Background: an optimization exercise with open tools, aiming at small area and a short achievable clock period. Do not read the settings as production practice. The RTL was checked by simulation tests, not by an equivalence proof against the original design. Power is estimated from default activity; no workload was simulated.

## flow/run.sh

```bash
#!/bin/bash
# synth_recipe.tcl (not shown) runs the flow's synth.tcl, then flattens the netlist and writes it again
# the make line also repeats each setting of config.mk as NAME=value (left out here)
make -C /OpenROAD-flow-scripts/flow DESIGN_CONFIG=/design/flow/config.mk WORK_HOME=/design/flow/orfs CLKGATE_MAP_FILE= SYNTH_SCRIPT=/design/flow/synth_recipe.tcl finish
```

## flow/config.mk

```make
export PLATFORM = sky130hd
export DESIGN_NAME = dsp48a1
export DESIGN_NICKNAME = dsp48a1
export VERILOG_FILES = /design/flow/design.v
export SDC_FILE = /design/flow/constraint.sdc
export NUM_CORES = 4
export LEC_CHECK = 0
export CAP_MARGIN = 20
export CORE_MARGIN = 2
export CORE_UTILIZATION = 40
export PLACE_DENSITY = 0.6
export SLEW_MARGIN = 20
```

## flow/constraint.sdc

```tcl
create_clock -name core_clock -period 8.5 [get_ports {CLK}]
set_input_delay 1.7000 -clock core_clock [delete_from_list [all_inputs] [get_ports {CLK}]]
set_output_delay 1.7000 -clock core_clock [all_outputs]
set_load 0.01 [all_outputs]
```

## flow/design.v

```verilog
module register #(
    parameter FF = 0, N = 18,
    parameter RSTTYPE = "SYNC"
) (
    input reset, CLK, enable, input [N-1:0]d,
    output [N-1:0]out
);
    reg [N-1:0] q;
    assign out = (FF)? q:d;
    generate
        if (RSTTYPE == "SYNC") begin
            always @(posedge CLK) begin
                if (enable) begin
                    if (reset) q <= 0;
                    else q <= d;
                end
            end
        end
        else if (RSTTYPE == "ASYNC") begin
            always @(posedge CLK or posedge reset) begin
                if (reset) q <= 0;
                else if (enable) q <= d;
            end
        end 
    endgenerate
endmodule
module dsp48a1 #(
    parameter A0REG = 0, A1REG = 1, B0REG = 0, B1REG = 1, CREG = 1, DREG = 1,
    parameter MREG = 1, PREG = 1, CARRYINREG = 1, CARRYOUTREG = 1, OPMODEREG = 1,
    parameter CARRYINSEL = "OPMODE5", B_INPUT = "DIRECT", RSTTYPE = "SYNC"
) (
    input CLK, input [7:0]OPMODE,
    input CEA, CEB, CEC, CECARRYIN, CED, CEM, CEOPMODE, CEP,
    input RSTA, RSTB, RSTC, RSTCARRYIN, RSTD, RSTM, RSTOPMODE, RSTP,
    input CARRYIN, input [17:0]A, B, D, BCIN, input [47:0]C,
    input [47:0]PCIN,
    output CARRYOUT, CARRYOUTF, output [35:0]M, output [47:0]P,
    output [17:0]BCOUT, output [47:0]PCOUT
);
    wire [17:0]BIN;
    assign BIN = (B_INPUT=="DIRECT")? B:(B_INPUT=="CASCADE")? BCIN:0;
    wire [17:0]A0reg, B0reg, Dreg, A1reg, B1reg;
    wire [47:0]Creg;
    wire [7:0]OPMODEreg;
    register #(.FF(OPMODEREG),.N(8),.RSTTYPE(RSTTYPE))opmode_REGISTER(RSTOPMODE, CLK, CEOPMODE, OPMODE, OPMODEreg);
    register #(.FF(DREG),.N(18),.RSTTYPE(RSTTYPE))D_REGISTER(RSTD, CLK, CED, D, Dreg);
    register #(.FF(B0REG),.N(18),.RSTTYPE(RSTTYPE))B0_REGISTER(RSTB, CLK, CEB, BIN, B0reg);
    register #(.FF(A0REG),.N(18),.RSTTYPE(RSTTYPE))A0_REGISTER(RSTA, CLK, CEA, A, A0reg);
    register #(.FF(A1REG),.N(18),.RSTTYPE(RSTTYPE))A1_REGISTER(RSTA, CLK, CEA, A, A1reg);
    register #(.FF(CREG),.N(48),.RSTTYPE(RSTTYPE))C_REGISTER(RSTC, CLK, CEC, C, Creg);
    wire [17:0]preAddSub, B1Muxin;
    assign preAddSub = (OPMODEreg[6])? (Dreg-B0reg):(Dreg+B0reg);
    assign B1Muxin = (OPMODEreg[4])? preAddSub:B0reg;
    register #(.FF(B1REG),.N(18),.RSTTYPE(RSTTYPE))B1_REGISTER(RSTB, CLK, CEB, B1Muxin, B1reg);
    assign BCOUT = B1reg;
    wire [47:0]DABconcat;
    assign DABconcat = {Dreg[11:0], A1reg[17:0], B1reg[17:0]};
    wire [35:0]mult_result, Mreg;
    assign mult_result = A1reg * B1reg;
    register #(.FF(MREG),.N(36),.RSTTYPE(RSTTYPE))M_REGISTER(RSTM, CLK, CEM, mult_result, Mreg);
    genvar i;
    generate
        for ( i=0; i<36; i=i+1)
            buf(M[i], Mreg[i]);
    endgenerate
    wire [47:0]X_MUX, Z_MUX;
    assign X_MUX = (OPMODEreg[1:0]==0)? 0:(OPMODEreg[1:0]==1)? M:(OPMODEreg[1:0]==2)? P:DABconcat;
    assign Z_MUX = (OPMODEreg[3:2]==0)? 0:(OPMODEreg[3:2]==1)? PCIN:(OPMODEreg[3:2]==2)? P:Creg;
    assign PCOUT = P;
    wire [47:0] postAddSub;
    wire Carryout, CIN, CINreg;
    generate
        if (CARRYINSEL=="OPMODE5") begin
            assign CIN = OPMODEreg[5];
        end else if (CARRYINSEL=="CARRYIN") begin
            assign CIN = CARRYIN;
        end else begin
            assign CIN = 0;
        end
    endgenerate
    register #(.FF(CARRYINREG),.N(1),.RSTTYPE(RSTTYPE))CIN_REGISTER(RSTCARRYIN, CLK, CECARRYIN, CIN, CINreg);
    assign {Carryout, postAddSub} = (OPMODEreg[7])? Z_MUX-(X_MUX+CINreg):Z_MUX+(X_MUX+CINreg);
    register #(.FF(CARRYOUTREG),.N(1),.RSTTYPE(RSTTYPE))COUT_REGISTER(0, CLK, 1, Carryout, CARRYOUT);
    assign CARRYOUTF = CARRYOUT;
    register #(.FF(PREG),.N(48),.RSTTYPE(RSTTYPE))P_REGISTER(RSTP, CLK, CEP, postAddSub, P);
endmodule
```

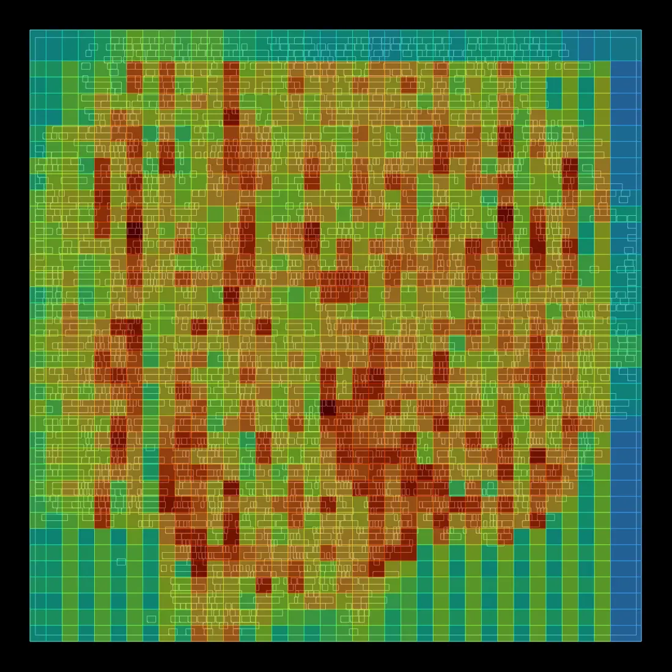
Fig. 1. Congestion heat map.
layer carrying the most global-route usage: met2
overall track demand over capacity in global routing: 23.84%
met1 usage in global routing: 29.81%

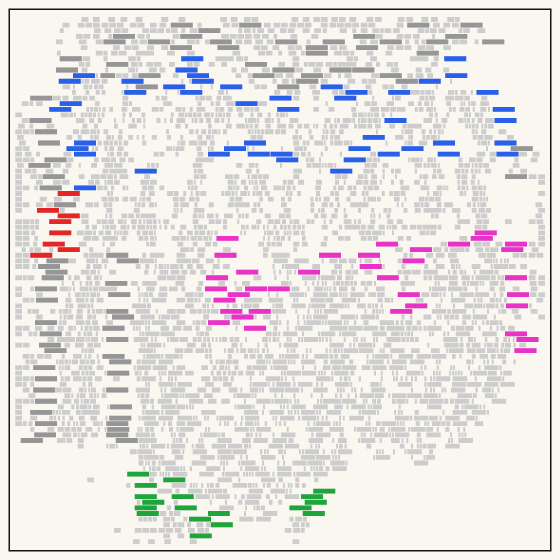
Fig. 2. Sequential cells colored by netlist name.
Other sequential cells in the stronger gray, the rest of the logic in the fainter gray.
legend:
  M_REGISTER.q:
    color: magenta
    flops: 36
  opmode_REGISTER.q:
    color: red
    flops: 8
    where: left middle
  A1_REGISTER.q:
    color: green
    flops: 18
  P_REGISTER.q:
    color: blue
    flops: 48
    where: a band across the top
not colored: 86
Finished Core Util: 46.56%
Flop+latch power: 1.85 mW
storage element area: 5876 µm²
fraction of area in registers: 19.20%

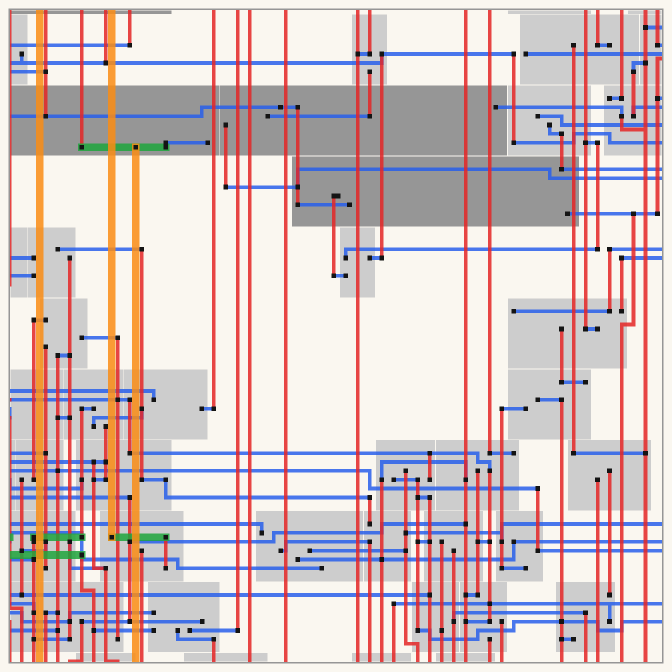
Fig. 3. Close-up of the layout.
Window x 118 to 143, y 171 to 196 µm. Cells in gray, sequential cells in the stronger gray; small squares are vias.
legend:
  M1:
    color: blue
  M4:
    color: orange
  M2:
    color: red
  M3:
    color: green
netlist names of flops here include: P_REGISTER.q (3)
sequential cells in the window: 3
cells with their middle in the window: 33
most frequent: xnor2_1 (4), xor2_1 (4)

==> flow_summary.json <==
{
  "critPathBufInv": 2,
  "area_of_combinational_cells_with_multiple_inputs_um2": 18340,
  "synthMuxAreaShare_pct": 4.882,
  "hold_depth": 1,
  "drt-total-wl_um": 80390,
  "hold-worst-slack_ns": 0.5951,
  "critical_path.slowest_cell": "nor3_1",
  "placed_cells_incl_taps": 3924,
  "post_synth_instance_area_um2": 26550,
  "drt-vias-per-instance": 5.417,
  "synth_xor_area_share_pct": 5.971,
  "insertion_delay_ns": 0.51,
  "intPower_mw": 5.927,
  "yosys-top-cells-count": "inv_1, nand2_1, fa_1",
  "net-switching-power_mw": 5.915,
  "synth_top_family_by_area": "adder cells",
  "cp-endpoint": "P_REGISTER.q[46]",
  "fin_total_pwr_mw": 11.84,
  "run_status": "timing/DRC/antenna clean",
  "final_nets": 3710,
  "reg_to_reg_end": "P_REGISTER.q[46]",
  "required_time_at_the_endpoint_of_the_critical_path_ns": 8.77,
  "worstHoldStart": "opmode_REGISTER.q[5]",
  "post_synth_inst_count": 2896,
  "use_met3_pct": 5.893,
  "detailedPlace.worstSlack_ns": 1.062,
  "dr_wl_met2_um": 38750,
  "powerComb_mw": 9.17,
  "mostFrequentLayoutCell": "inv_1",
  "grt_antenna_before_repair": 3,
  "grt_pass1_wl_um": 124300,
  "dominant_cell_type_by_count_on_the_critical_path": "ha_1",
  "ioPinCount": 346,
  "grtUsageMet2_pct": 39.86,
  "max_cap_viol_count": 0,
  "placed_cell_area_um2": 30080
}

static timing again, ports no longer ideal:
In the flow no input, the clock included, has a driving cell. The finished layout below was timed again as built, in two steps. Step 1 (the two cells are an assumption about what drives the block):
set clk [get_ports {CLK}]
set_driving_cell -lib_cell sky130_fd_sc_hd__clkbuf_16 $clk
set_driving_cell -lib_cell sky130_fd_sc_hd__buf_2 [delete_from_list [all_inputs] $clk]
Step 2, shift: input delay + t, output delay - t, t = (earliest + latest rising clock arrival at the registers) / 2. This alone moves slack from input paths to output paths. a / b / c = no drivers / after step 1 / after step 2; a / b = the first two.
t (ns): 0.562
slack for setup (ns): 0.915 / 0.915 / 0.915
slew at the worst register clock pin (ns): 0.09 / 0.09
After both steps this run still meets setup and hold. For this run, drivers alone change the setup slack by 0.000 ns; drivers and shift together by 0.000 ns.
